This design comes from an exercise in tuning for small area, a short achievable clock period and few clock cycles on the open sky130 flow, not from production work.
Function was checked by simulation only, so behaviour that the tests miss may differ from the original.
Some runs may be left out. An edit can pass the tests and still lose a function that they never use.

[flow/config.mk]
export PLATFORM = sky130hd
export DESIGN_NAME = ConvCalculator
export DESIGN_NICKNAME = ConvCalculator
export VERILOG_FILES = /design/flow/design.v
export SDC_FILE = /design/flow/constraint.sdc
export NUM_CORES = 4
export LEC_CHECK = 0
export CAP_MARGIN = 20
export CORE_MARGIN = 2
export CORE_UTILIZATION = 45
export PLACE_DENSITY = 0.6
export SLEW_MARGIN = 20
[flow/constraint.sdc]
create_clock -name core_clock -period 24.0 [get_ports {clk}]
set_input_delay 4.8000 -clock core_clock [delete_from_list [all_inputs] [get_ports {clk}]]
set_output_delay 4.8000 -clock core_clock [all_outputs]
set_load 0.01 [all_outputs]
[flow/design.v]
module ConvCalculator(
    input clk,
    input rst,
    input [31:0] data_in,
    input in_valid,
    output in_ready,
    input [7:0] input_size,
    input [7:0] filter_size,
    output reg [31:0] data_out,
    output reg out_valid,
    output reg done,
    output [7:0] output_size
);
function [31:0] fp_add_func;
    input [31:0] a;     
    input [31:0] b;     
    reg sign_a, sign_b;
    reg [7:0] exponent_a, exponent_b;
    reg [23:0] mantissa_a, mantissa_b;
    reg [23:0] aligned_mantissa_a, aligned_mantissa_b;
    reg [7:0] exponent_diff;
    reg [7:0] exponent_result;
    reg sign_result;
    reg [24:0] mantissa_sum;
    reg [23:0] mantissa_final;
    reg [7:0] exponent_adjusted;
    reg [6:0] norm_fac;
    reg a_is_zero, b_is_zero;
    reg a_is_inf, b_is_inf;
    reg a_is_nan, b_is_nan;
    integer i;
    begin
        sign_a = a[31];
        sign_b = b[31];
        exponent_a = a[30:23];
        exponent_b = b[30:23];
        mantissa_a = (exponent_a == 0) ? {1'b0, a[22:0]} : {1'b1, a[22:0]};  
        mantissa_b = (exponent_b == 0) ? {1'b0, b[22:0]} : {1'b1, b[22:0]};  
        a_is_zero = (exponent_a == 8'd0 && a[22:0] == 23'd0);
        b_is_zero = (exponent_b == 8'd0 && b[22:0] == 23'd0);
        a_is_inf = (exponent_a == 8'd255 && a[22:0] == 23'd0);
        b_is_inf = (exponent_b == 8'd255 && b[22:0] == 23'd0);
        a_is_nan = (exponent_a == 8'd255 && a[22:0] != 23'd0);
        b_is_nan = (exponent_b == 8'd255 && b[22:0] != 23'd0);
        exponent_diff = (exponent_a > exponent_b) ? (exponent_a - exponent_b) : (exponent_b - exponent_a);
        aligned_mantissa_a = (exponent_a > exponent_b) ? mantissa_a : (mantissa_a >> exponent_diff);
        aligned_mantissa_b = (exponent_b > exponent_a) ? mantissa_b : (mantissa_b >> exponent_diff);
        exponent_result = (exponent_a > exponent_b) ? exponent_a : exponent_b;
        mantissa_sum = (sign_a == sign_b) ? ({1'b0, aligned_mantissa_a} + {1'b0, aligned_mantissa_b}) :
                                             (aligned_mantissa_a >= aligned_mantissa_b) ? ({1'b0, aligned_mantissa_a} - {1'b0, aligned_mantissa_b}) :
                                                                                             ({1'b0, aligned_mantissa_b} - {1'b0, aligned_mantissa_a});
        sign_result = (aligned_mantissa_a >= aligned_mantissa_b) ? sign_a : sign_b;
        mantissa_final = mantissa_sum[24] ? mantissa_sum[24:1] : mantissa_sum[23:0];
        exponent_adjusted = mantissa_sum[24] ? exponent_result + 1 : exponent_result;
        norm_fac = mantissa_final[23] ? 0 : (mantissa_final[22] ? 1 : (mantissa_final[21] ? 2 : (mantissa_final[20] ? 3 : 
        (mantissa_final[19] ? 4 : (mantissa_final[18] ? 5 : (mantissa_final[17] ? 6 : (mantissa_final[16] ? 7 : 
        (mantissa_final[15] ? 8 : (mantissa_final[14] ? 9 : (mantissa_final[13] ? 10 : (mantissa_final[12] ? 11 : 
        mantissa_final[11] ? 12 : (mantissa_final[10] ? 13 : (mantissa_final[9] ? 14 : (mantissa_final[8] ? 15 : 
        mantissa_final[7] ? 16 : (mantissa_final[6] ? 17 : (mantissa_final[5] ? 18 : (mantissa_final[4] ? 19 : 
        mantissa_final[3] ? 20 : (mantissa_final[2] ? 21 : (mantissa_final[1] ? 22 : (mantissa_final[0] ? 23 : 24))))))))))))))))))));
        mantissa_final = mantissa_final << norm_fac;
        exponent_adjusted = exponent_adjusted - norm_fac;
        fp_add_func = a_is_nan ? a :
                       b_is_nan ? b :
                       (a_is_inf & b_is_inf & (sign_a != sign_b)) ? 32'hFFC00000 :  
                       a_is_inf ? a :
                       b_is_inf ? b :
                       a_is_zero ? b :
                       b_is_zero ? a :
                       {sign_result, exponent_adjusted[7:0], mantissa_final[22:0]};
    end
endfunction
function [31:0] fp_mul_func;
    input [31:0] a;     
    input [31:0] b;     
    reg sign_a;
    reg sign_b;
    reg [7:0] exponent_a;
    reg [7:0] exponent_b;
    reg [23:0] mantissa_a;
    reg [23:0] mantissa_b;
    reg sign_result;
    reg [8:0] exponent_result;
    reg [47:0] mantissa_result;
    reg [22:0] mantissa_final;
    reg [7:0] exponent_final;
    reg overflow;
    reg a_is_zero, b_is_zero;
    reg a_is_inf, b_is_inf;
    reg a_is_nan, b_is_nan;
    begin
        sign_a = a[31];
        sign_b = b[31];
        exponent_a = a[30:23];
        exponent_b = b[30:23];
        mantissa_a = {1'b1, a[22:0]};  
        mantissa_b = {1'b1, b[22:0]};  
        a_is_zero = (exponent_a == 8'd0 && a[22:0] == 23'd0);
        b_is_zero = (exponent_b == 8'd0 && b[22:0] == 23'd0);
        a_is_inf = (exponent_a == 8'd255 && a[22:0] == 23'd0);
        b_is_inf = (exponent_b == 8'd255 && b[22:0] == 23'd0);
        a_is_nan = (exponent_a == 8'd255 && a[22:0] != 23'd0);
        b_is_nan = (exponent_b == 8'd255 && b[22:0] != 23'd0);
        sign_result = sign_a ^ sign_b;
        exponent_result = exponent_a + exponent_b - 8'd127;
        mantissa_result = mantissa_a * mantissa_b;
        mantissa_final = mantissa_result[47] ? mantissa_result[46:24] : mantissa_result[45:23];
        exponent_final = mantissa_result[47] ? exponent_result + 1 : exponent_result;
        overflow = (exponent_final > 8'd254);
        fp_mul_func = a_is_nan ? a :
                       b_is_nan ? b :
                       (a_is_inf & b_is_zero) | (b_is_inf & a_is_zero) ? 32'hFFC00000 :  
                       a_is_inf | b_is_inf ? {sign_result, 8'hFF, 23'd0} :
                       a_is_zero | b_is_zero ? {sign_result, 31'd0} :
                       overflow ? {sign_result, 8'hFF, 23'd0} :  
                       {sign_result, exponent_final[7:0], mantissa_final[22:0]};
    end
endfunction
    reg [31:0] input_matrix [0:63];    
    reg [31:0] filter_matrix [0:15];   
    reg [3:0] in_size;                 
    reg [2:0] f_size;
    reg [2:0] row_count;
    reg [2:0] col_count;
    reg [1:0] filter_row;
    reg [1:0] filter_col;
    reg [31:0] sum;
    reg [1:0] state;
    parameter READ_INPUT = 0,
              READ_FILTER = 1,
              CONVOLVE = 2;
    assign output_size = input_size - filter_size + 1;
    assign in_ready = (state != CONVOLVE);
    wire first_word = (row_count == 0) && (col_count == 0);
    wire [3:0] cur_in_size = first_word ? input_size[3:0] : in_size;
    wire [2:0] cur_f_size = first_word ? filter_size[2:0] : f_size;
    wire [2:0] in_row = row_count + {1'b0, filter_row};
    wire [2:0] in_col = col_count + {1'b0, filter_col};
    wire [31:0] product = fp_mul_func(input_matrix[{in_row, in_col}], filter_matrix[{filter_row, filter_col}]);
    wire [31:0] new_sum = fp_add_func(sum, product);
    wire last_tap = (filter_row == f_size - 1) && (filter_col == f_size - 1);
    wire [2:0] out_last = in_size - f_size;
    always @(posedge clk or posedge rst) begin
        if (rst) begin
            state <= READ_INPUT;
            in_size <= 0;
            f_size <= 0;
            row_count <= 0;
            col_count <= 0;
            filter_row <= 0;
            filter_col <= 0;
            sum <= 0;
            data_out <= 0;
            out_valid <= 0;
            done <= 0;
        end else begin
            out_valid <= 0;
            done <= 0;
            case (state)
                READ_INPUT: begin
                    if (in_valid) begin
                        input_matrix[{row_count, col_count}] <= data_in;
                        if (first_word) begin
                            in_size <= input_size[3:0];
                            f_size <= filter_size[2:0];
                        end
                        if (col_count == cur_in_size - 1) begin
                            col_count <= 0;
                            if (row_count == cur_in_size - 1) begin
                                row_count <= 0;
                                state <= READ_FILTER;
                            end else
                                row_count <= row_count + 1;
                        end else
                            col_count <= col_count + 1;
                    end
                end
                READ_FILTER: begin
                    if (in_valid) begin
                        filter_matrix[{filter_row, filter_col}] <= data_in;
                        if (filter_col == f_size - 1) begin
                            filter_col <= 0;
                            if (filter_row == f_size - 1) begin
                                filter_row <= 0;
                                sum <= 0;
                                state <= CONVOLVE;
                            end else
                                filter_row <= filter_row + 1;
                        end else
                            filter_col <= filter_col + 1;
                    end
                end
                CONVOLVE: begin
                    if (last_tap) begin
                        data_out <= new_sum;
                        out_valid <= 1;
                        sum <= 0;
                        filter_row <= 0;
                        filter_col <= 0;
                        if (col_count == out_last) begin
                            col_count <= 0;
                            if (row_count == out_last) begin
                                row_count <= 0;
                                done <= 1;
                                state <= READ_INPUT;
                            end else
                                row_count <= row_count + 1;
                        end else
                            col_count <= col_count + 1;
                    end else begin
                        sum <= new_sum;
                        if (filter_col == f_size - 1) begin
                            filter_col <= 0;
                            filter_row <= filter_row + 1;
                        end else
                            filter_col <= filter_col + 1;
                    end
                end
                default: state <= READ_INPUT;
            endcase
        end
    end
endmodule
[flow/run.sh]
#!/bin/bash
# synth_recipe.tcl (not shown) runs the flow's synth.tcl, then flattens the netlist and writes it again
# the make line also repeats each setting of config.mk as NAME=value (left out here)
make -C /OpenROAD-flow-scripts/flow DESIGN_CONFIG=/design/flow/config.mk WORK_HOME=/design/flow/orfs CLKGATE_MAP_FILE= SYNTH_SCRIPT=/design/flow/synth_recipe.tcl finish
Run 1, cell outlines without signal wires:
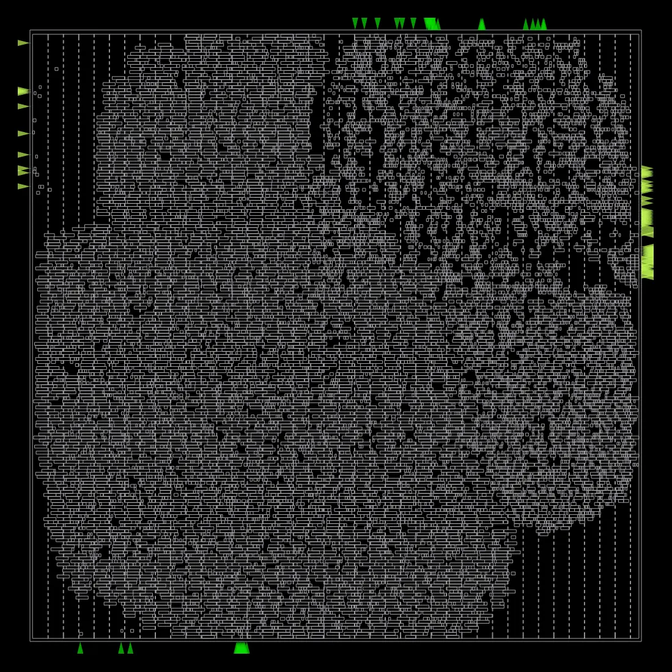
Tap Cells: 3939
Final Util: 52.8%
num rows: 200
sequential cell count: 2645

Run 1, wires at chosen ports, followed through buffers:
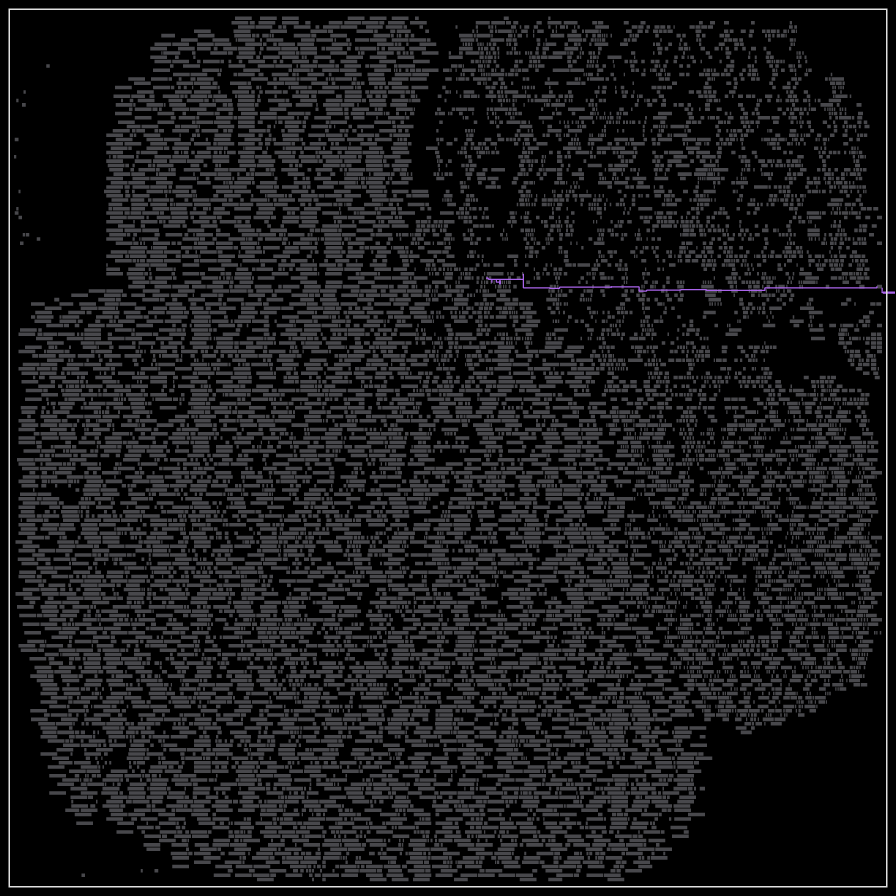
legend:
  in_ready:
    colour: purple
    bits: 1
    direction: output
    edge: right
    end_cells: 1
    buffers: 1
    wire: 274 um

==> impl_metrics.tcl, run 1 <==
set metrics [dict create \
    status "finished clean" \
    slew_headroom_pct 8.98 \
    worstPathMaxFanout 27 \
    cp.required_ns 24.81 \
    critPathSlowestCell "fa_4" \
    worst_pin_slew_ns 1.37 \
    synth_xor_area_share_pct 0.658 \
    routedWlPerCell_um 40.7 \
    synth_edf_count 2560 \
    synth_mux_area_share_pct 4.07 \
    use_met1_pct 51.5 \
    vias_per_cell 6.92 \
    setup_violations 0 \
    min_path_cells 2 \
    reg2reg_depth 103 \
    critPathCapture "sum[29]" \
    start_util_pct 45.3 \
    multi_input_gates 6311 \
    dp_hpwl_mm 397 \
    nNonClkBuffers 1187 \
    synth_fa_ha_area_share_pct 10.2 \
    cpPeakStageDelay_ns 1.04 \
    place_inst 14800 \
    grt_max_degree 81 \
    tns_ns 0 \
    synth-simple-area-share_pct 9.14 \
    nets 12000 \
    critPathCaptureType "flip-flop" \
    use_met3_pct 16.0 \
    min-delay-start "data_out[5]" \
    synthTopCellsByCount "edfxtp_1 (2560), nand2_1 (961), inv_1 (746)" \
    grt_pass1_wl_mm 841 \
    grt_use_total_pct 40.4 \
    drive_gt1_share_pct 17.5 \
    cts_tree "built" \
    seq_share_pct 50.4 \
    synth_cells 10400 \
    netlist.area_leader.share_pct 57.2 \
    io_buffers 93 \
    multi_input_area_sq_um 50800 \
    antenna_found_initial 45 \
    ys_ff_latch 2645 \
    finalHoldViolations 0 \
    cap_violations 0 \
    cp.arrival_ns 23.90 \
    cts-resized-gates 0 \
    fillers 24900 \
    synthTopCellsByArea "edfxtp_1 (57%), fa_1 (7.3%), ha_1 (2.9%)" \
    fin_skew_ns 0.0734 \
    async_flop_share_pct 3.21 \
    cts_max_level 5 \
    synth_nets 11300 \
    clockBufferDepth 4 \
    syn_to_final_growth_pct 16.6 \
    buffer_area_share_pct 6.45 \
    mostFrequentLayoutCell "edfxtp_1" \
    r2r-end "sum[29]" \
    synth_area_leader_cell "edfxtp_1" \
    clock_sinks 2645 \
    synth-compound-area-share_pct 12.6 \
    top_usage_layer "met2" \
    critPathKind "flip-flop to flip-flop" \
    crit_start "col_count[0]" \
    cts_buffers 286 \
    route.detailed.drc 0 \
]
Testbench counts for the RTL of run 1, summed over its fixed seeds: cycles 16,510.
Run 1, top view of the die:
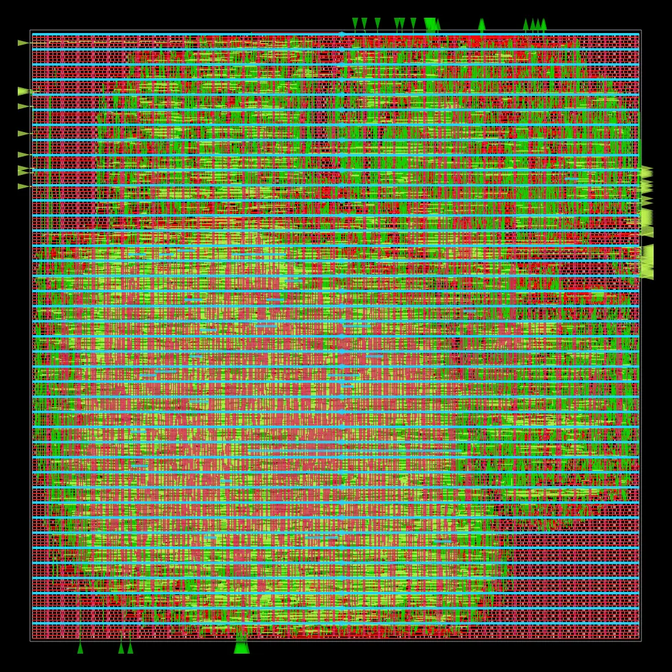
# IOs: 94
die area: 303000 sq um
Finished Layout Cells: 15400
fin area: 157000 sq um
die width: 551 um

Run 1, routed clock nets over the placement:
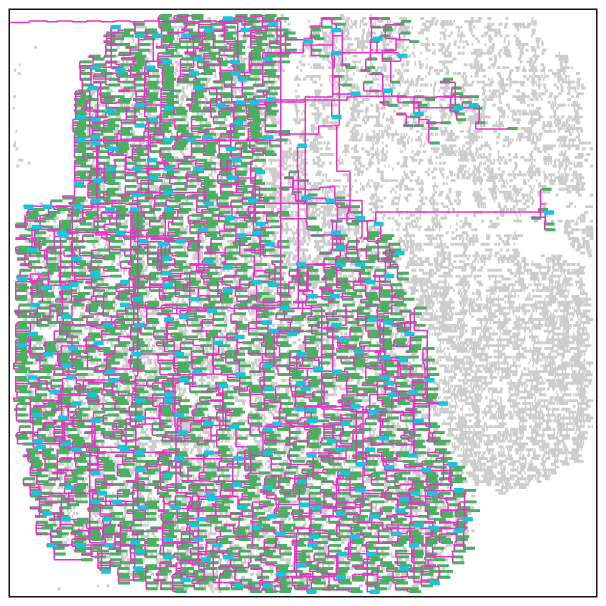
legend:
  clock drivers:
    colour: cyan
    count: 286
  flip-flops:
    colour: green
    count: 2645
  clock wires:
    colour: magenta
    length: 31.9 mm
routed clock nets: 287
worst skew pair latency: 0.96 ns

[run 1: metrics by stage]
step	instance area, sq um	hold slack [ns]	util [%]
after detailed placement	146000	0.469	49.3
final	157000	0.479	52.8
after CTS	155000	0.482	52.3
after floorplan	134000	0.479	-
after global placement	146000	0.466	49.2
after global routing	157000	0.514	52.8
[run 1: worst max-delay path, delay by kind of cell, from the launching register on]
| kind | cells | cell delay, ns |
|---|---|---|
| adder cells (fa/ha/maj) | 15 | 6.49 |
| AND/OR/NAND/NOR | 17 | 3.92 |
| flip-flops | 1 | 0.44 |
| AO/OA/AOI/OAI | 43 | 7.53 |
| buffers and inverters | 23 | 3.53 |
| XOR/XNOR | 1 | 0.12 |
| multiplexers | 4 | 0.81 |
[run 1: routing by layer]
metal	up-vias	part of all wire, %
li1	40900	-
met1	53000	35
met2	9918	41
met3	2635	16
met4	54	8.4
met5	-	0.091
[run 1: flip-flops by register name, summed over array words and instances (netlist names)]
name,count
row_count,3
sum,32
f_size,3
filter_col,2
input_matrix,2048
state,2
filter_row,2
col_count,3
in_size,4
done,1
out_valid,1
data_out,32
filter_matrix,512
## Run 2: files that changed since run 1, shown whole
==> flow/design.v <==
module ConvCalculator(
    input clk,
    input rst,
    input [31:0] data_in,
    input in_valid,
    output in_ready,
    input [7:0] input_size,
    input [7:0] filter_size,
    output reg [31:0] data_out,
    output reg out_valid,
    output reg done,
    output [7:0] output_size
);
function [31:0] fp_add_func;
    input [31:0] a;     
    input [31:0] b;     
    reg sign_a, sign_b;
    reg [7:0] exponent_a, exponent_b;
    reg [23:0] mantissa_a, mantissa_b;
    reg [23:0] aligned_mantissa_a, aligned_mantissa_b;
    reg [7:0] exponent_diff;
    reg [7:0] exponent_result;
    reg sign_result;
    reg [24:0] mantissa_sum;
    reg [23:0] mantissa_final;
    reg [7:0] exponent_adjusted;
    reg [6:0] norm_fac;
    reg a_is_zero, b_is_zero;
    reg a_is_inf, b_is_inf;
    reg a_is_nan, b_is_nan;
    integer i;
    begin
        sign_a = a[31];
        sign_b = b[31];
        exponent_a = a[30:23];
        exponent_b = b[30:23];
        mantissa_a = (exponent_a == 0) ? {1'b0, a[22:0]} : {1'b1, a[22:0]};  
        mantissa_b = (exponent_b == 0) ? {1'b0, b[22:0]} : {1'b1, b[22:0]};  
        a_is_zero = (exponent_a == 8'd0 && a[22:0] == 23'd0);
        b_is_zero = (exponent_b == 8'd0 && b[22:0] == 23'd0);
        a_is_inf = (exponent_a == 8'd255 && a[22:0] == 23'd0);
        b_is_inf = (exponent_b == 8'd255 && b[22:0] == 23'd0);
        a_is_nan = (exponent_a == 8'd255 && a[22:0] != 23'd0);
        b_is_nan = (exponent_b == 8'd255 && b[22:0] != 23'd0);
        exponent_diff = (exponent_a > exponent_b) ? (exponent_a - exponent_b) : (exponent_b - exponent_a);
        aligned_mantissa_a = (exponent_a > exponent_b) ? mantissa_a : (mantissa_a >> exponent_diff);
        aligned_mantissa_b = (exponent_b > exponent_a) ? mantissa_b : (mantissa_b >> exponent_diff);
        exponent_result = (exponent_a > exponent_b) ? exponent_a : exponent_b;
        mantissa_sum = (sign_a == sign_b) ? ({1'b0, aligned_mantissa_a} + {1'b0, aligned_mantissa_b}) :
                                             (aligned_mantissa_a >= aligned_mantissa_b) ? ({1'b0, aligned_mantissa_a} - {1'b0, aligned_mantissa_b}) :
                                                                                             ({1'b0, aligned_mantissa_b} - {1'b0, aligned_mantissa_a});
        sign_result = (aligned_mantissa_a >= aligned_mantissa_b) ? sign_a : sign_b;
        mantissa_final = mantissa_sum[24] ? mantissa_sum[24:1] : mantissa_sum[23:0];
        exponent_adjusted = mantissa_sum[24] ? exponent_result + 1 : exponent_result;
        norm_fac = mantissa_final[23] ? 0 : (mantissa_final[22] ? 1 : (mantissa_final[21] ? 2 : (mantissa_final[20] ? 3 : 
        (mantissa_final[19] ? 4 : (mantissa_final[18] ? 5 : (mantissa_final[17] ? 6 : (mantissa_final[16] ? 7 : 
        (mantissa_final[15] ? 8 : (mantissa_final[14] ? 9 : (mantissa_final[13] ? 10 : (mantissa_final[12] ? 11 : 
        mantissa_final[11] ? 12 : (mantissa_final[10] ? 13 : (mantissa_final[9] ? 14 : (mantissa_final[8] ? 15 : 
        mantissa_final[7] ? 16 : (mantissa_final[6] ? 17 : (mantissa_final[5] ? 18 : (mantissa_final[4] ? 19 : 
        mantissa_final[3] ? 20 : (mantissa_final[2] ? 21 : (mantissa_final[1] ? 22 : (mantissa_final[0] ? 23 : 24))))))))))))))))))));
        mantissa_final = mantissa_final << norm_fac;
        exponent_adjusted = exponent_adjusted - norm_fac;
        fp_add_func = a_is_nan ? a :
                       b_is_nan ? b :
                       (a_is_inf & b_is_inf & (sign_a != sign_b)) ? 32'hFFC00000 :  
                       a_is_inf ? a :
                       b_is_inf ? b :
                       a_is_zero ? b :
                       b_is_zero ? a :
                       {sign_result, exponent_adjusted[7:0], mantissa_final[22:0]};
    end
endfunction
function [31:0] fp_mul_func;
    input [31:0] a;     
    input [31:0] b;     
    reg sign_a;
    reg sign_b;
    reg [7:0] exponent_a;
    reg [7:0] exponent_b;
    reg [23:0] mantissa_a;
    reg [23:0] mantissa_b;
    reg sign_result;
    reg [8:0] exponent_result;
    reg [47:0] mantissa_result;
    reg [22:0] mantissa_final;
    reg [7:0] exponent_final;
    reg overflow;
    reg a_is_zero, b_is_zero;
    reg a_is_inf, b_is_inf;
    reg a_is_nan, b_is_nan;
    begin
        sign_a = a[31];
        sign_b = b[31];
        exponent_a = a[30:23];
        exponent_b = b[30:23];
        mantissa_a = {1'b1, a[22:0]};  
        mantissa_b = {1'b1, b[22:0]};  
        a_is_zero = (exponent_a == 8'd0 && a[22:0] == 23'd0);
        b_is_zero = (exponent_b == 8'd0 && b[22:0] == 23'd0);
        a_is_inf = (exponent_a == 8'd255 && a[22:0] == 23'd0);
        b_is_inf = (exponent_b == 8'd255 && b[22:0] == 23'd0);
        a_is_nan = (exponent_a == 8'd255 && a[22:0] != 23'd0);
        b_is_nan = (exponent_b == 8'd255 && b[22:0] != 23'd0);
        sign_result = sign_a ^ sign_b;
        exponent_result = exponent_a + exponent_b - 8'd127;
        mantissa_result = mantissa_a * mantissa_b;
        mantissa_final = mantissa_result[47] ? mantissa_result[46:24] : mantissa_result[45:23];
        exponent_final = mantissa_result[47] ? exponent_result + 1 : exponent_result;
        overflow = (exponent_final > 8'd254);
        fp_mul_func = a_is_nan ? a :
                       b_is_nan ? b :
                       (a_is_inf & b_is_zero) | (b_is_inf & a_is_zero) ? 32'hFFC00000 :  
                       a_is_inf | b_is_inf ? {sign_result, 8'hFF, 23'd0} :
                       a_is_zero | b_is_zero ? {sign_result, 31'd0} :
                       overflow ? {sign_result, 8'hFF, 23'd0} :  
                       {sign_result, exponent_final[7:0], mantissa_final[22:0]};
    end
endfunction
    localparam K = 4;              
    reg [31:0] input_matrix [0:63];    
    reg [31:0] filter_matrix [0:15];   
    assign output_size = input_size - filter_size + 1;
    reg        ld_filt;                
    reg        handed;                 
    reg [2:0]  wrow, wcol;
    reg [3:0]  ld_n;
    reg [2:0]  ld_f;
    reg [1:0]  frow, fcol;
    reg [4:0]  fcnt;                   
    reg [3:0]  e_n;
    reg [3:0]  e_w;                    
    reg [4:0]  e_f2;                   
    reg        busy0;                  
    reg [4:0]  tcount;
    reg [1:0]  tm, tn;
    reg [2:0]  wr, wc;                 
    reg        w_end;                  
    reg [4:0]  dcnt;                   
    reg [2:0]  r_cur, r_prev;
    reg [1:0] e_f_m1_r;
    wire [2:0] e_f_m1 = {1'b0, e_f_m1_r};
    wire [K-1:0] act, first, last;
    wire [1:0]   l_tm [0:K-1];
    wire [1:0]   l_tn [0:K-1];
    wire [31:0]  l_fw [0:K-1];
    wire [K-1:0] st = act & first;
    wire         adv = |st;
    wire [2:0] w_last = e_w[2:0] - 3'd1;
    wire walker_last = (wr == w_last) && (wc == w_last);
    wire lane_quiet;
    wire st_quiet;
    wire idle_ok = !busy0 && w_end && st_quiet;
    wire all_free = !busy0 && w_end && lane_quiet;
    wire first_word = !ld_filt && (wrow == 0) && (wcol == 0);
    wire [3:0] cur_n = first_word ? input_size[3:0] : ld_n;
    wire row_ok = (wrow < r_prev) || ({1'b0, wrow} >= e_n) || all_free;
    wire take = ld_filt && !handed && idle_ok;
    assign in_ready = ld_filt ? (handed || idle_ok) : row_ok;
    wire acc_in = in_valid && !ld_filt && row_ok;
    wire acc_f = in_valid && ld_filt && (handed || idle_ok);
    wire start = !busy0 && !w_end && (dcnt < e_f2) && (fcnt != 0);
    wire tap_ok = busy0 && (tcount < fcnt);
    wire issue0 = start || tap_ok;
    wire last0 = start ? (e_f2 == 5'd1) : (tcount == e_f2 - 5'd1);
    wire bubble = busy0 && !tap_ok;
    assign act[0] = issue0;
    assign first[0] = start;
    assign last[0] = last0;
    assign l_tm[0] = tm;
    assign l_tn[0] = tn;
    assign l_fw[0] = filter_matrix[{tm, tn}];
    always @(posedge clk or posedge rst) begin
        if (rst) begin
            ld_filt <= 0;
            handed <= 0;
            wrow <= 0;
            wcol <= 0;
            ld_n <= 0;
            ld_f <= 0;
            frow <= 0;
            fcol <= 0;
            fcnt <= 0;
            e_n <= 0;
            e_w <= 0;
            e_f2 <= 0;
            busy0 <= 0;
            tcount <= 0;
            tm <= 0;
            tn <= 0;
            wr <= 0;
            wc <= 0;
            w_end <= 1;
            dcnt <= 0;
            r_cur <= 0;
            r_prev <= 0;
        end else begin
            if (acc_in) begin
                input_matrix[{wrow, wcol}] <= data_in;
                if (first_word) begin
                    ld_n <= input_size[3:0];
                    ld_f <= filter_size[2:0];
                end
                if ({1'b0, wcol} == cur_n - 4'd1) begin
                    wcol <= 0;
                    if ({1'b0, wrow} == cur_n - 4'd1) begin
                        wrow <= 0;
                        ld_filt <= 1;
                    end else
                        wrow <= wrow + 1;
                end else
                    wcol <= wcol + 1;
            end
            if (take) begin
                handed <= 1;
                e_n <= ld_n;
                e_w <= ld_n - {1'b0, ld_f} + 4'd1;
                e_f2 <= ld_f * ld_f;
                wr <= 0;
                wc <= 0;
                w_end <= 0;
                r_cur <= 0;
                r_prev <= 0;
                fcnt <= acc_f ? 5'd1 : 5'd0;
            end else if (acc_f)
                fcnt <= fcnt + 1;
            if (acc_f) begin
                filter_matrix[{frow, fcol}] <= data_in;
                if ({1'b0, fcol} == ld_f - 3'd1) begin
                    fcol <= 0;
                    if ({1'b0, frow} == ld_f - 3'd1) begin
                        frow <= 0;
                        ld_filt <= 0;
                        handed <= 0;
                    end else
                        frow <= frow + 1;
                end else
                    fcol <= fcol + 1;
            end
            if (!take) begin
                if (adv && !w_end) begin
                    if (wc == w_last) begin
                        wc <= 0;
                        if (wr == w_last)
                            w_end <= 1;
                        else
                            wr <= wr + 1;
                    end else
                        wc <= wc + 1;
                end
                if (start) begin
                    r_prev <= r_cur;
                    r_cur <= wr;
                end
            end
            if (start)
                dcnt <= e_f2 + K - 2;
            else if (dcnt != 0 && !bubble)
                dcnt <= dcnt - 1;
            if (issue0) begin
                if (last0) begin
                    busy0 <= 0;
                    tcount <= 0;
                    tm <= 0;
                    tn <= 0;
                end else begin
                    busy0 <= 1;
                    tcount <= tcount + 1;
                    if ({1'b0, tn} == e_f_m1) begin
                        tn <= 0;
                        tm <= tm + 1;
                    end else
                        tn <= tn + 1;
                end
            end
        end
    end
    always @(posedge clk or posedge rst)
        if (rst)
            e_f_m1_r <= 0;
        else if (take)
            e_f_m1_r <= ld_f[1:0] - 2'd1;
    genvar k;
    generate
        for (k = 1; k < K; k = k + 1) begin : chain
            reg a_r, f_r, l_r;
            reg [1:0] m_r, n_r;
            reg [31:0] fw_r;
            always @(posedge clk or posedge rst)
                if (rst) begin
                    a_r <= 0;
                    f_r <= 0;
                    l_r <= 0;
                end else begin
                    a_r <= act[k-1];
                    f_r <= first[k-1];
                    l_r <= last[k-1];
                end
            always @(posedge clk) begin
                m_r <= l_tm[k-1];
                n_r <= l_tn[k-1];
                fw_r <= l_fw[k-1];
            end
            assign act[k] = a_r;
            assign first[k] = f_r;
            assign last[k] = l_r;
            assign l_tm[k] = m_r;
            assign l_tn[k] = n_r;
            assign l_fw[k] = fw_r;
        end
    endgenerate
    wire [K-1:0] emit;
    wire [K-1:0] emit_last;
    wire [31:0] acc_o [0:K-1];
    wire [K-1:0] busy_rd;
    generate
        for (k = 0; k < K; k = k + 1) begin : lane
            reg [2:0] br, bc;
            reg v, jl;
            reg [31:0] p;
            reg a1, f1, l1, v1, jl1;
            reg [31:0] acc;
            wire [2:0] rb = st[k] ? wr : br;
            wire [2:0] cb = st[k] ? wc : bc;
            wire [2:0] rr = rb + {1'b0, l_tm[k]};
            wire [2:0] cc = cb + {1'b0, l_tn[k]};
            wire [31:0] x = input_matrix[{rr, cc}];
            wire [31:0] prod = fp_mul_func(x, l_fw[k]);
            always @(posedge clk) begin
                if (st[k]) begin
                    br <= wr;
                    bc <= wc;
                    v <= !w_end;
                    jl <= walker_last && !w_end;
                end
                if (act[k]) begin
                    p <= prod;
                    f1 <= first[k];
                    l1 <= last[k];
                    v1 <= st[k] ? !w_end : v;
                    jl1 <= st[k] ? (walker_last && !w_end) : jl;
                end
                if (a1)
                    acc <= f1 ? p : fp_add_func(acc, p);
            end
            always @(posedge clk or posedge rst)
                if (rst)
                    a1 <= 0;
                else
                    a1 <= act[k];
            assign emit[k] = a1 && l1 && v1;
            assign emit_last[k] = a1 && l1 && v1 && jl1;
            assign acc_o[k] = acc;
        end
    endgenerate
    generate
        if (K > 1) begin : quiet_g
            assign lane_quiet = !(|act[K-1:1]);
            assign st_quiet = !(|st[K-1:1]);
        end else begin : quiet_s
            assign lane_quiet = 1'b1;
            assign st_quiet = 1'b1;
        end
    endgenerate
    reg [K-1:0] osel;
    always @(posedge clk or posedge rst)
        if (rst) begin
            out_valid <= 0;
            done <= 0;
            osel <= 0;
        end else begin
            out_valid <= |emit;
            done <= |emit_last;
            osel <= emit;
        end
    integer j;
    always @(*) begin
        data_out = 32'd0;
        for (j = 0; j < K; j = j + 1)
            if (osel[j])
                data_out = data_out | acc_o[j];
    end
endmodule
==> impl_metrics.tcl, run 2 <==
set metrics [dict create \
    avgSynthCellArea_sq_um 9.61 \
    postPlaceCellArea_sq_um 291000 \
    status "did not finish" \
    pre_cts_ws_ns 6.17 \
    grt_overflow 2403 \
    syn_area_sq_um 271000 \
    die_h_um 780 \
    io_buffers 93 \
    synthTopCellsByArea "edfxtp_1 (31%), fa_1 (14%), a22oi_1 (7.1%)" \
    stop_stage "5_1_grt" \
    ys_types 144 \
    place_inst 35900 \
    async_flop_share_pct 2.65 \
    synthTopCellsByCount "nand2_1 (3324), inv_1 (2932), edfxtp_1 (2832)" \
    ctsHoldBuffers 0 \
    grt_pass1_vias 331000 \
    cts_max_level 5 \
    io_pins 94 \
    clockBufferDepth 4 \
    synth_nets 31400 \
    start_util_pct 45.2 \
    row_count 284 \
    seq_area_frac_synth_pct 33.2 \
    die-width_um 780 \
    cts_setup_buffers 0 \
    synth_ff_type "edfxtp_1" \
    error_line "[ERROR GRT-0116] Global routing finished with congestion. Check the congestion regions in the DRC Viewer." \
    synth_edf_count 2832 \
    cts-resized-gates 0 \
    dp_hpwl_mm 1590 \
    synth_cells 28200 \
    ys_warn_count 3 \
    netlist.area_leader.share_pct 31.4 \
    root_buffer "clkbuf_16" \
    grt_max_degree 81 \
    cts_buffers 358 \
    ys_ff_latch 3053 \
    gp_congestion 1.36 \
    synth_area_leader_cell "edfxtp_1" \
    grt_pass1_wl_mm 3540 \
    yosysMostFrequentCell "nand2_1" \
    grt_use_total_pct 84.6 \
    clock_sinks 3053 \
]
Testbench counts for the RTL of run 2, summed over its fixed seeds: cycles 6,133.
[run 2: how the worst max path moves through the flow]
stage          cells after the start    start       endpoint  slack, ns
4_1_cts                           50  e_f2[4]  lane[0].p[21]       6.09
3_5_place_dp                      50  e_f2[4]  lane[0].p[21]       6.17
3_3_place_gp                      50  e_f2[4]  lane[0].p[21]       5.89
2_1_floorplan                     57  e_f2[4]  lane[0].p[20]      10.33
[run 2: layer usage]
metal	overflow	track usage [%]
met5	50	61.8
met4	733	78.5
met3	421	77.6
met2	846	93.6
met1	353	86.0
[run 2: logic make-up after synthesis]
group	Yosys count	share of synthesized area, %
fa+ha+maj	3143	20.0
xor+xnor	335	1.09
simple gates	8549	15.2
buf+inv	4871	6.96
compound gates	7467	20.3
flops	3053	33.2
mux	766	3.22
--- run 3: outline of the changes from run 2 ---
flow/design.v: 382 -> 1537 lines; modules unchanged: 0
  ConvCalculator: edited, 382 -> 385 lines
  cc_fmul: new, 29 lines
  cc_fadd: new, 58 lines
  cc_lzc24: new, 19 lines
  cc_ks: new, 23 lines
  cc_mul24: new, 1023 lines
==> module cc_lzc24 as of run 3 <==
module cc_lzc24(input [23:0] x, output [4:0] n);
    wire [3:0] g [0:5];
    wire [5:0] nz;
    wire [1:0] c [0:5];
    genvar i;
    generate
        for (i = 0; i < 6; i = i + 1) begin : grp
            assign g[i] = x[23 - 4 * i -: 4];
            assign nz[i] = |g[i];
            assign c[i] = g[i][3] ? 2'd0 : g[i][2] ? 2'd1 : g[i][1] ? 2'd2 : 2'd3;
        end
    endgenerate
    assign n = nz[0] ? {3'd0, c[0]} :
               nz[1] ? {3'd1, c[1]} :
               nz[2] ? {3'd2, c[2]} :
               nz[3] ? {3'd3, c[3]} :
               nz[4] ? {3'd4, c[4]} :
               nz[5] ? {3'd5, c[5]} : 5'd24;
endmodule
==> module cc_fmul as of run 3 <==
module cc_fmul(input [31:0] a, input [31:0] b, output [31:0] y);
    wire [7:0] ea = a[30:23];
    wire [7:0] eb = b[30:23];
    wire a_fz = (a[22:0] == 23'd0);
    wire b_fz = (b[22:0] == 23'd0);
    wire a_zero = (ea == 8'd0) && a_fz;
    wire b_zero = (eb == 8'd0) && b_fz;
    wire a_e1 = (ea == 8'd255);
    wire b_e1 = (eb == 8'd255);
    wire a_inf = a_e1 && a_fz;
    wire b_inf = b_e1 && b_fz;
    wire a_nan = a_e1 && !a_fz;
    wire b_nan = b_e1 && !b_fz;
    wire sr = a[31] ^ b[31];
    wire [47:0] m;
    cc_mul24 u_mul(.a({1'b1, a[22:0]}), .b({1'b1, b[22:0]}), .p(m));
    wire [7:0] e0 = ea + eb + 8'd129;         
    wire [7:0] e1 = ea + eb + 8'd130;         
    wire [7:0] ef = m[47] ? e1 : e0;
    wire [22:0] mf = m[47] ? m[46:24] : m[45:23];
    wire ovf = m[47] ? (e1 == 8'd255) : (e0 == 8'd255);
    assign y = a_nan ? a :
               b_nan ? b :
               ((a_inf & b_zero) | (b_inf & a_zero)) ? 32'hFFC00000 :
               (a_inf | b_inf) ? {sr, 8'hFF, 23'd0} :
               (a_zero | b_zero) ? {sr, 31'd0} :
               ovf ? {sr, 8'hFF, 23'd0} :
               {sr, ef, mf};
endmodule
==> module cc_ks as of run 3 <==
module cc_ks #(parameter W = 8) (input [W-1:0] a, input [W-1:0] b, input ci, output [W-1:0] s, output co);
    localparam L = (W + 1 > 32) ? 6 : (W + 1 > 16) ? 5 : (W + 1 > 8) ? 4 : (W + 1 > 4) ? 3 : (W + 1 > 2) ? 2 : 1;
    wire [W:0] g [0:L];
    wire [W:0] p [0:L];
    assign g[0] = {a & b, ci};
    assign p[0] = {a ^ b, 1'b0};
    genvar i, j;
    generate
        for (i = 0; i < L; i = i + 1) begin : lvl
            for (j = 0; j <= W; j = j + 1) begin : bitj
                if (j >= (1 << i)) begin : m
                    assign g[i+1][j] = g[i][j] | (p[i][j] & g[i][j - (1 << i)]);
                    assign p[i+1][j] = p[i][j] & p[i][j - (1 << i)];
                end else begin : c
                    assign g[i+1][j] = g[i][j];
                    assign p[i+1][j] = p[i][j];
                end
            end
        end
    endgenerate
    assign s = p[0][W:1] ^ g[L][W-1:0];
    assign co = g[L][W];
endmodule
==> module ConvCalculator as of run 3 <==
module ConvCalculator(
    input clk,
    input rst,
    input [31:0] data_in,
    input in_valid,
    output in_ready,
    input [7:0] input_size,
    input [7:0] filter_size,
    output reg [31:0] data_out,
    output reg out_valid,
    output reg done,
    output [7:0] output_size
);
function [31:0] fp_add_func;
    input [31:0] a;     
    input [31:0] b;     
    reg sign_a, sign_b;
    reg [7:0] exponent_a, exponent_b;
    reg [23:0] mantissa_a, mantissa_b;
    reg [23:0] aligned_mantissa_a, aligned_mantissa_b;
    reg [7:0] exponent_diff;
    reg [7:0] exponent_result;
    reg sign_result;
    reg [24:0] mantissa_sum;
    reg [23:0] mantissa_final;
    reg [7:0] exponent_adjusted;
    reg [6:0] norm_fac;
    reg a_is_zero, b_is_zero;
    reg a_is_inf, b_is_inf;
    reg a_is_nan, b_is_nan;
    integer i;
    begin
        sign_a = a[31];
        sign_b = b[31];
        exponent_a = a[30:23];
        exponent_b = b[30:23];
        mantissa_a = (exponent_a == 0) ? {1'b0, a[22:0]} : {1'b1, a[22:0]};  
        mantissa_b = (exponent_b == 0) ? {1'b0, b[22:0]} : {1'b1, b[22:0]};  
        a_is_zero = (exponent_a == 8'd0 && a[22:0] == 23'd0);
        b_is_zero = (exponent_b == 8'd0 && b[22:0] == 23'd0);
        a_is_inf = (exponent_a == 8'd255 && a[22:0] == 23'd0);
        b_is_inf = (exponent_b == 8'd255 && b[22:0] == 23'd0);
        a_is_nan = (exponent_a == 8'd255 && a[22:0] != 23'd0);
        b_is_nan = (exponent_b == 8'd255 && b[22:0] != 23'd0);
        exponent_diff = (exponent_a > exponent_b) ? (exponent_a - exponent_b) : (exponent_b - exponent_a);
        aligned_mantissa_a = (exponent_a > exponent_b) ? mantissa_a : (mantissa_a >> exponent_diff);
        aligned_mantissa_b = (exponent_b > exponent_a) ? mantissa_b : (mantissa_b >> exponent_diff);
        exponent_result = (exponent_a > exponent_b) ? exponent_a : exponent_b;
        mantissa_sum = (sign_a == sign_b) ? ({1'b0, aligned_mantissa_a} + {1'b0, aligned_mantissa_b}) :
                                             (aligned_mantissa_a >= aligned_mantissa_b) ? ({1'b0, aligned_mantissa_a} - {1'b0, aligned_mantissa_b}) :
                                                                                             ({1'b0, aligned_mantissa_b} - {1'b0, aligned_mantissa_a});
        sign_result = (aligned_mantissa_a >= aligned_mantissa_b) ? sign_a : sign_b;
        mantissa_final = mantissa_sum[24] ? mantissa_sum[24:1] : mantissa_sum[23:0];
        exponent_adjusted = mantissa_sum[24] ? exponent_result + 1 : exponent_result;
        norm_fac = mantissa_final[23] ? 0 : (mantissa_final[22] ? 1 : (mantissa_final[21] ? 2 : (mantissa_final[20] ? 3 : 
        (mantissa_final[19] ? 4 : (mantissa_final[18] ? 5 : (mantissa_final[17] ? 6 : (mantissa_final[16] ? 7 : 
        (mantissa_final[15] ? 8 : (mantissa_final[14] ? 9 : (mantissa_final[13] ? 10 : (mantissa_final[12] ? 11 : 
        mantissa_final[11] ? 12 : (mantissa_final[10] ? 13 : (mantissa_final[9] ? 14 : (mantissa_final[8] ? 15 : 
        mantissa_final[7] ? 16 : (mantissa_final[6] ? 17 : (mantissa_final[5] ? 18 : (mantissa_final[4] ? 19 : 
        mantissa_final[3] ? 20 : (mantissa_final[2] ? 21 : (mantissa_final[1] ? 22 : (mantissa_final[0] ? 23 : 24))))))))))))))))))));
        mantissa_final = mantissa_final << norm_fac;
        exponent_adjusted = exponent_adjusted - norm_fac;
        fp_add_func = a_is_nan ? a :
                       b_is_nan ? b :
                       (a_is_inf & b_is_inf & (sign_a != sign_b)) ? 32'hFFC00000 :  
                       a_is_inf ? a :
                       b_is_inf ? b :
                       a_is_zero ? b :
                       b_is_zero ? a :
                       {sign_result, exponent_adjusted[7:0], mantissa_final[22:0]};
    end
endfunction
function [31:0] fp_mul_func;
    input [31:0] a;     
    input [31:0] b;     
    reg sign_a;
    reg sign_b;
    reg [7:0] exponent_a;
    reg [7:0] exponent_b;
    reg [23:0] mantissa_a;
    reg [23:0] mantissa_b;
    reg sign_result;
    reg [8:0] exponent_result;
    reg [47:0] mantissa_result;
    reg [22:0] mantissa_final;
    reg [7:0] exponent_final;
    reg overflow;
    reg a_is_zero, b_is_zero;
    reg a_is_inf, b_is_inf;
    reg a_is_nan, b_is_nan;
    begin
        sign_a = a[31];
        sign_b = b[31];
        exponent_a = a[30:23];
        exponent_b = b[30:23];
        mantissa_a = {1'b1, a[22:0]};  
        mantissa_b = {1'b1, b[22:0]};  
        a_is_zero = (exponent_a == 8'd0 && a[22:0] == 23'd0);
        b_is_zero = (exponent_b == 8'd0 && b[22:0] == 23'd0);
        a_is_inf = (exponent_a == 8'd255 && a[22:0] == 23'd0);
        b_is_inf = (exponent_b == 8'd255 && b[22:0] == 23'd0);
        a_is_nan = (exponent_a == 8'd255 && a[22:0] != 23'd0);
        b_is_nan = (exponent_b == 8'd255 && b[22:0] != 23'd0);
        sign_result = sign_a ^ sign_b;
        exponent_result = exponent_a + exponent_b - 8'd127;
        mantissa_result = mantissa_a * mantissa_b;
        mantissa_final = mantissa_result[47] ? mantissa_result[46:24] : mantissa_result[45:23];
        exponent_final = mantissa_result[47] ? exponent_result + 1 : exponent_result;
        overflow = (exponent_final > 8'd254);
        fp_mul_func = a_is_nan ? a :
                       b_is_nan ? b :
                       (a_is_inf & b_is_zero) | (b_is_inf & a_is_zero) ? 32'hFFC00000 :  
                       a_is_inf | b_is_inf ? {sign_result, 8'hFF, 23'd0} :
                       a_is_zero | b_is_zero ? {sign_result, 31'd0} :
                       overflow ? {sign_result, 8'hFF, 23'd0} :  
                       {sign_result, exponent_final[7:0], mantissa_final[22:0]};
    end
endfunction
    localparam K = 4;
    reg [31:0] input_matrix [0:63];    
    reg [31:0] filter_matrix [0:15];   
    assign output_size = input_size - filter_size + 1;
    reg        ld_filt;                
    reg        handed;                 
    reg [2:0]  wrow, wcol;
    reg [3:0]  ld_n;
    reg [2:0]  ld_f;
    reg [1:0]  frow, fcol;
    reg [4:0]  fcnt;                   
    reg [2:0]  ld_base;                
    reg [3:0]  e_n;
    reg [3:0]  e_w;                    
    reg [4:0]  e_f2;                   
    reg [1:0]  e_fm1;                  
    reg [2:0]  e_base;                 
    reg        busy0;                  
    reg [4:0]  tcount;
    reg [1:0]  tm, tn;
    reg [2:0]  wr, wc;                 
    reg        w_end;                  
    reg [4:0]  dcnt;                   
    reg        linger;
    reg [2:0]  r_min_r;
    reg        all_free_r;
    reg [2:0]   g_r0;
    reg [2:0]   g_c [0:K-1];
    reg [K-1:0] g_hi;                  
    reg [K-1:0] g_v;                   
    reg [K-1:0] g_jl;                  
    wire idle_ok = !busy0 && w_end;
    wire all_free = idle_ok;
    wire [2:0] r_min = busy0 ? g_r0 : wr;
    wire first_word = !ld_filt && (wrow == 0) && (wcol == 0);
    wire [3:0] cur_n = first_word ? input_size[3:0] : ld_n;
    wire row_ok = (({1'b0, wrow} + e_n < {1'b1, r_min_r}) || all_free_r) && !linger;
    wire take = ld_filt && !handed && idle_ok;
    assign in_ready = ld_filt ? (handed || idle_ok) : row_ok;
    wire acc_in = in_valid && !ld_filt && row_ok;
    wire acc_f = in_valid && ld_filt && (handed || idle_ok);
    wire [2:0] ld_prow = ld_base + wrow;
    wire [2:0] w_last = e_w[2:0] - 3'd1;
    wire [2:0] pr [0:K];
    wire [2:0] pc [0:K];
    wire [K:0] pe;
    assign pr[0] = wr;
    assign pc[0] = wc;
    assign pe[0] = w_end;
    genvar k;
    generate
        for (k = 0; k < K; k = k + 1) begin : pos
            wire lc = (pc[k] == w_last);
            wire lr = (pr[k] == w_last);
            assign pc[k+1] = lc ? 3'd0 : pc[k] + 3'd1;
            assign pr[k+1] = lc ? pr[k] + 3'd1 : pr[k];
            assign pe[k+1] = pe[k] || (lc && lr);
        end
    endgenerate
    wire [K-1:0] n_hi, n_v, n_jl;
    generate
        for (k = 0; k < K; k = k + 1) begin : nxt
            assign n_hi[k] = (pr[k] != wr);
            assign n_v[k] = !pe[k];
            assign n_jl[k] = !pe[k] && (pr[k] == w_last) && (pc[k] == w_last);
        end
    endgenerate
    wire start = !busy0 && !w_end && (dcnt < e_f2) && (fcnt != 0);
    wire tap_ok = busy0 && (tcount < fcnt);
    wire issue = start || tap_ok;
    wire last = start ? (e_f2 == 5'd1) : (tcount == e_f2 - 5'd1);
    wire bubble = busy0 && !tap_ok;
    always @(posedge clk or posedge rst) begin
        if (rst) begin
            ld_filt <= 0;
            handed <= 0;
            wrow <= 0;
            wcol <= 0;
            ld_n <= 0;
            ld_f <= 0;
            frow <= 0;
            fcol <= 0;
            fcnt <= 0;
            ld_base <= 0;
            e_n <= 0;
            e_w <= 0;
            e_f2 <= 0;
            e_fm1 <= 0;
            e_base <= 0;
            busy0 <= 0;
            tcount <= 0;
            tm <= 0;
            tn <= 0;
            wr <= 0;
            wc <= 0;
            w_end <= 1;
            dcnt <= 0;
            linger <= 0;
            r_min_r <= 0;
            all_free_r <= 1;
        end else begin
            r_min_r <= r_min;
            all_free_r <= all_free;
            linger <= take;
            if (acc_in) begin
                input_matrix[{ld_prow, wcol}] <= data_in;
                if (first_word) begin
                    ld_n <= input_size[3:0];
                    ld_f <= filter_size[2:0];
                end
                if ({1'b0, wcol} == cur_n - 4'd1) begin
                    wcol <= 0;
                    if ({1'b0, wrow} == cur_n - 4'd1) begin
                        wrow <= 0;
                        ld_filt <= 1;
                    end else
                        wrow <= wrow + 1;
                end else
                    wcol <= wcol + 1;
            end
            if (take) begin
                handed <= 1;
                e_n <= ld_n;
                e_w <= ld_n - {1'b0, ld_f} + 4'd1;
                e_f2 <= ld_f * ld_f;
                e_fm1 <= ld_f[1:0] - 2'd1;
                e_base <= ld_base;
                fcnt <= acc_f ? 5'd1 : 5'd0;
            end else if (acc_f)
                fcnt <= fcnt + 1;
            if (acc_f) begin
                filter_matrix[{frow, fcol}] <= data_in;
                if ({1'b0, fcol} == ld_f - 3'd1) begin
                    fcol <= 0;
                    if ({1'b0, frow} == ld_f - 3'd1) begin
                        frow <= 0;
                        ld_filt <= 0;
                        handed <= 0;
                        ld_base <= ld_base + ld_n[2:0];
                    end else
                        frow <= frow + 1;
                end else
                    fcol <= fcol + 1;
            end
            if (take) begin
                wr <= 0;
                wc <= 0;
                w_end <= 0;
            end else if (start) begin
                wr <= pr[K];
                wc <= pc[K];
                w_end <= pe[K];
            end
            if (start)
                dcnt <= e_f2 + K - 2;
            else if (dcnt != 0 && !bubble)
                dcnt <= dcnt - 1;
            if (issue) begin
                if (last) begin
                    busy0 <= 0;
                    tcount <= 0;
                    tm <= 0;
                    tn <= 0;
                end else begin
                    busy0 <= 1;
                    tcount <= tcount + 1;
                    if (tn == e_fm1) begin
                        tn <= 0;
                        tm <= tm + 1;
                    end else
                        tn <= tn + 1;
                end
            end
        end
    end
    wire [2:0] row0 = busy0 ? g_r0 : wr;
    wire [2:0] prow0 = e_base + row0 + {1'b0, tm};
    wire [2:0] prow1 = prow0 + 3'd1;
    wire [31:0] port0 [0:7];
    wire [31:0] port1 [0:7];
    generate
        for (k = 0; k < 8; k = k + 1) begin : ports
            assign port0[k] = input_matrix[{prow0, k[2:0]}];
            assign port1[k] = input_matrix[{prow1, k[2:0]}];
        end
    endgenerate
    reg [31:0] fw;                     
    reg a1, l1, f1, a2, l2, f2;
    reg [K-1:0] v1, jl1, v2, jl2;
    always @(posedge clk) begin
        if (start) begin
            g_r0 <= wr;
            g_hi <= n_hi;
            g_v <= n_v;
            g_jl <= n_jl;
        end
        fw <= filter_matrix[{tm, tn}];
        f1 <= start;
        l1 <= last;
        v1 <= busy0 ? g_v : n_v;
        jl1 <= busy0 ? g_jl : n_jl;
        f2 <= f1;
        l2 <= l1;
        v2 <= v1;
        jl2 <= jl1;
    end
    always @(posedge clk or posedge rst)
        if (rst) begin
            a1 <= 0;
            a2 <= 0;
        end else begin
            a1 <= issue;
            a2 <= a1;
        end
    wire [31:0] res_o [0:K-1];
    generate
        for (k = 0; k < K; k = k + 1) begin : lane
            reg [31:0] x, p, acc, res;
            wire [2:0] cb = busy0 ? g_c[k] : pc[k];
            wire hi = busy0 ? g_hi[k] : n_hi[k];
            wire [2:0] col = cb + {1'b0, tn};
            wire [31:0] prod, sum;
            cc_fmul u_mul(.a(x), .b(fw), .y(prod));
            cc_fadd u_add(.a(acc), .b(p), .y(sum));
            wire [31:0] nacc = f2 ? p : sum;
            always @(posedge clk) begin
                if (start)
                    g_c[k] <= pc[k];
                x <= hi ? port1[col] : port0[col];
                p <= prod;
                if (a2) begin
                    if (l2)
                        res <= nacc;
                    else
                        acc <= nacc;
                end
            end
            assign res_o[k] = res;
        end
    endgenerate
    reg [K-1:0] pend, pjl;
    reg [K-1:0] osel;
    wire [K-1:0] src_v = (a2 && l2) ? v2 : pend;
    wire [K-1:0] src_jl = (a2 && l2) ? jl2 : pjl;
    wire [K-1:0] pick = src_v & (~src_v + 1'b1);
    always @(posedge clk or posedge rst)
        if (rst) begin
            out_valid <= 0;
            done <= 0;
            osel <= 0;
            pend <= 0;
            pjl <= 0;
        end else begin
            out_valid <= |src_v;
            done <= |(pick & src_jl);
            osel <= pick;
            pend <= src_v & ~pick;
            pjl <= src_jl;
        end
    integer j;
    always @(*) begin
        data_out = 32'd0;
        for (j = 0; j < K; j = j + 1)
            if (osel[j])
                data_out = data_out | res_o[j];
    end
endmodule
Run 3, top view of the die:
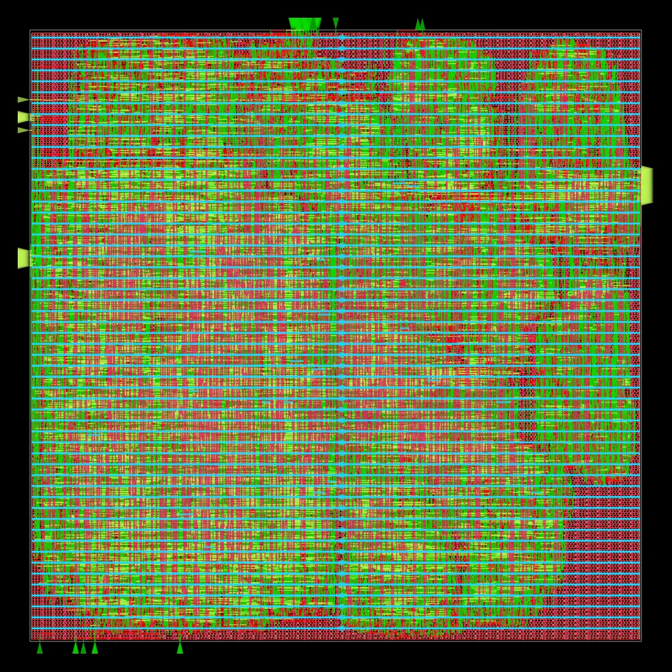
num rows: 277
Die Y: 760 um
drt total wl: 1180 mm
die area: 578000 sq um

Run 3, the metal 3 layer:
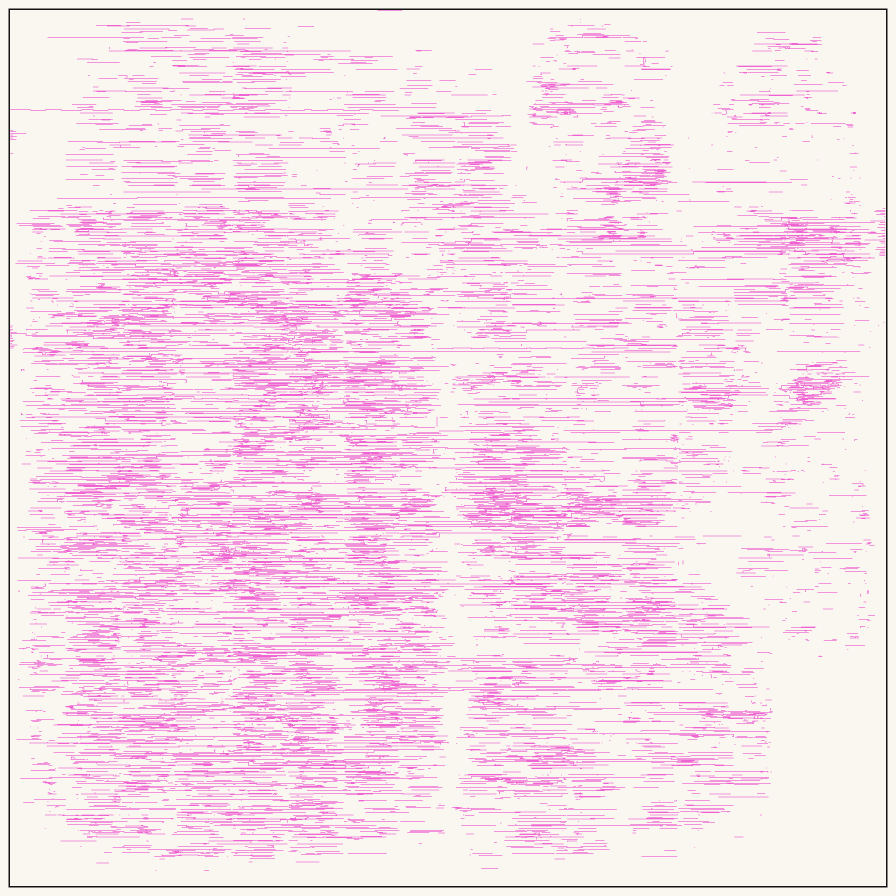
nets with wire on the layer: 3291
longest straight run: 255 um
share of all routed wire: 12%

==> impl_metrics.tcl, run 3 <==
set metrics [dict create \
    status "finished clean" \
    cts_tree "built" \
    hold_path_end "l2" \
    postPlaceCellArea_sq_um 268000 \
    avgSynthCellArea_sq_um 9.87 \
    dp_hpwl_mm 807 \
    crit_family "compound AO/OA/AOI/OAI gates" \
    grt_overflow 0 \
    die-width_um 760 \
    io_pins 94 \
    ant_nets 0 \
    place_inst 32600 \
    r2r-end "lane[2].res[30]" \
    antenna_found_initial 111 \
    slew_headroom_pct 5.84 \
    ys_types 132 \
    crit_cells 48 \
    cts_setup_buffers 0 \
    use_met3_pct 10.0 \
    crit_start "lane[2].p[23]" \
    rrSetupSlack_ns 10.74 \
    drt_pre_antenna_iters 11 \
    mostFrequentLayoutCell "nand2_1" \
    cts_max_level 5 \
    synth_nets 28900 \
    grt_use_total_pct 39.5 \
    utilization_pct 49.1 \
    fin_cells 33400 \
    cap_violations 0 \
    yosysMostFrequentCell "nand2_1" \
    root_buffer "clkbuf_16" \
    synth_edf_count 2842 \
    clkLatencyLatePin_ns 1.08 \
    route.detailed.drc 0 \
    fillers 52000 \
    multi_input_area_sq_um 149000 \
    synth_ff_type "edfxtp_1" \
    tns_ns 0 \
    seq_area_sq_um 93700 \
    nets 28200 \
    biggestRegsByFlops "input_matrix x2048, filter_matrix x512" \
    synthTopCellsByArea "edfxtp_1 (33%), fa_1 (15%), mux2i_1 (4.7%)" \
    layout_common_cells "nand2_1 (2860), edfxtp_1 (2842), inv_1 (2286)" \
    pre_cts_ws_ns 11.10 \
    largest_register_ffs 2048 \
    grt_pass1_vias 215000 \
    slew_violations 0 \
    worstReg2RegStart "lane[2].p[23]" \
    setup_violations 0 \
    seq_area_frac_synth_pct 36.4 \
    rsz0062_at_grt "false" \
    ctsHoldBuffers 0 \
    fin_skew_ns 0.152 \
    grt_pass1_wl_mm 1650 \
    ys_ff_latch 3234 \
    use_met1_pct 50.5 \
    io_buffers 93 \
    reg2reg_depth 48 \
    critPathCapture "lane[2].res[30]" \
    netlist.area_leader.share_pct 33.2 \
    cts-resized-gates 0 \
    grt_max_degree 124 \
    cts_buffers 356 \
    synth_area_leader_cell "edfxtp_1" \
    gp_congestion 1.05 \
    critPathKind "flip-flop to flip-flop" \
    clock_sinks 3234 \
    cpPeakStageDelay_ns 0.69 \
    grt_use_met2_pct 59.5 \
    setup_slack_ns 10.74 \
    crit_buf_inv 6 \
    worst_pin_slew_ns 1.40 \
    top_usage_layer "met2" \
    synthTopCellsByCount "nand2_1 (2865), edfxtp_1 (2842), inv_1 (2294)" \
    clockBufferDepth 4 \
    start_util_pct 45.2 \
    synth_cells 26100 \
    num_vias 223000 \
    hp-class "flip-flop to flip-flop" \
    ys_warn_count 10 \
    min_period_over_period_pct 55.2 \
    period_minus_slack_ns 13.26 \
    cp-start-kind "flip-flop" \
    critPathCaptureType "flip-flop" \
    syn_area_sq_um 257000 \
    drive_gt1_share_pct 8.09 \
    critPathSlowestCell "and2_1" \
    async_flop_share_pct 2.60 \
]
Testbench counts for the RTL of run 3, summed over its fixed seeds: cycles 5,553.
run 3: final cells by class:
type                    count  share of cell area (%)
clock buffers             449                    3.39
flip-flops and latches   3234                    33.5
clock inverters           208                   0.765
diodes                     67                  0.0599
multi-input cells       18700                    53.3
well taps                7533                    3.37
inverters                2345                    3.16
repair buffers            846                    2.43
run 3: kinds of logic (layout without fill, tap and decap cells):
logic type | Yosys count | in the layout | share of synthesized area, %
AOI/OAI and AO/OA | 6223 | 6223 | 16.7
xor gates and xnor gates | 356 | 356 | 1.23
adders and majority gates | 2737 | 2737 | 19.0
buffers and inverters | 4153 | 3848 | 6.16
DFF | 3234 | 3234 | 36.4
muxes | 1520 | 1520 | 6.38
other | 0 | 67 | 0
and+or+nand+nor | 7839 | 7839 | 14.2
run 3: metal layers:
| metal | up-vias | part of all wire (%) | wire length [um] |
|---|---|---|---|
| met3 | 3840 | 12 | 144000 |
| li1 | 91800 | - | - |
| met5 | - | 0.019 | 223 |
| met2 | 16500 | 43 | 504000 |
| met4 | 38 | 8.3 | 97400 |
| met1 | 111000 | 37 | 433000 |

==> separate check: timing with driven ports <==
In the flow no input, the clock included, has a driving cell. The finished layouts below were timed again as built, in two steps.
Step 1 (the two cells are an assumption about what drives the block):
set clk [get_ports {clk}]
set_driving_cell -lib_cell sky130_fd_sc_hd__clkbuf_16 $clk
set_driving_cell -lib_cell sky130_fd_sc_hd__buf_2 [delete_from_list [all_inputs] $clk]
Step 2 also shifts input and output timing later by t, the mid clock arrival at the registers, as if the neighbouring blocks saw the same clock.
Three values: no drivers, after step 1, after step 2; two values: the first two.
run	shift t [ns]	slack for setup (ns)	worst data-port slew with drivers (ns)
run 1	1.026	0.913 / 0.913 / 0.913	0.20
run 3	1.138	10.740 / 10.740 / 10.740	0.18
After both steps every run listed still meets setup and hold.
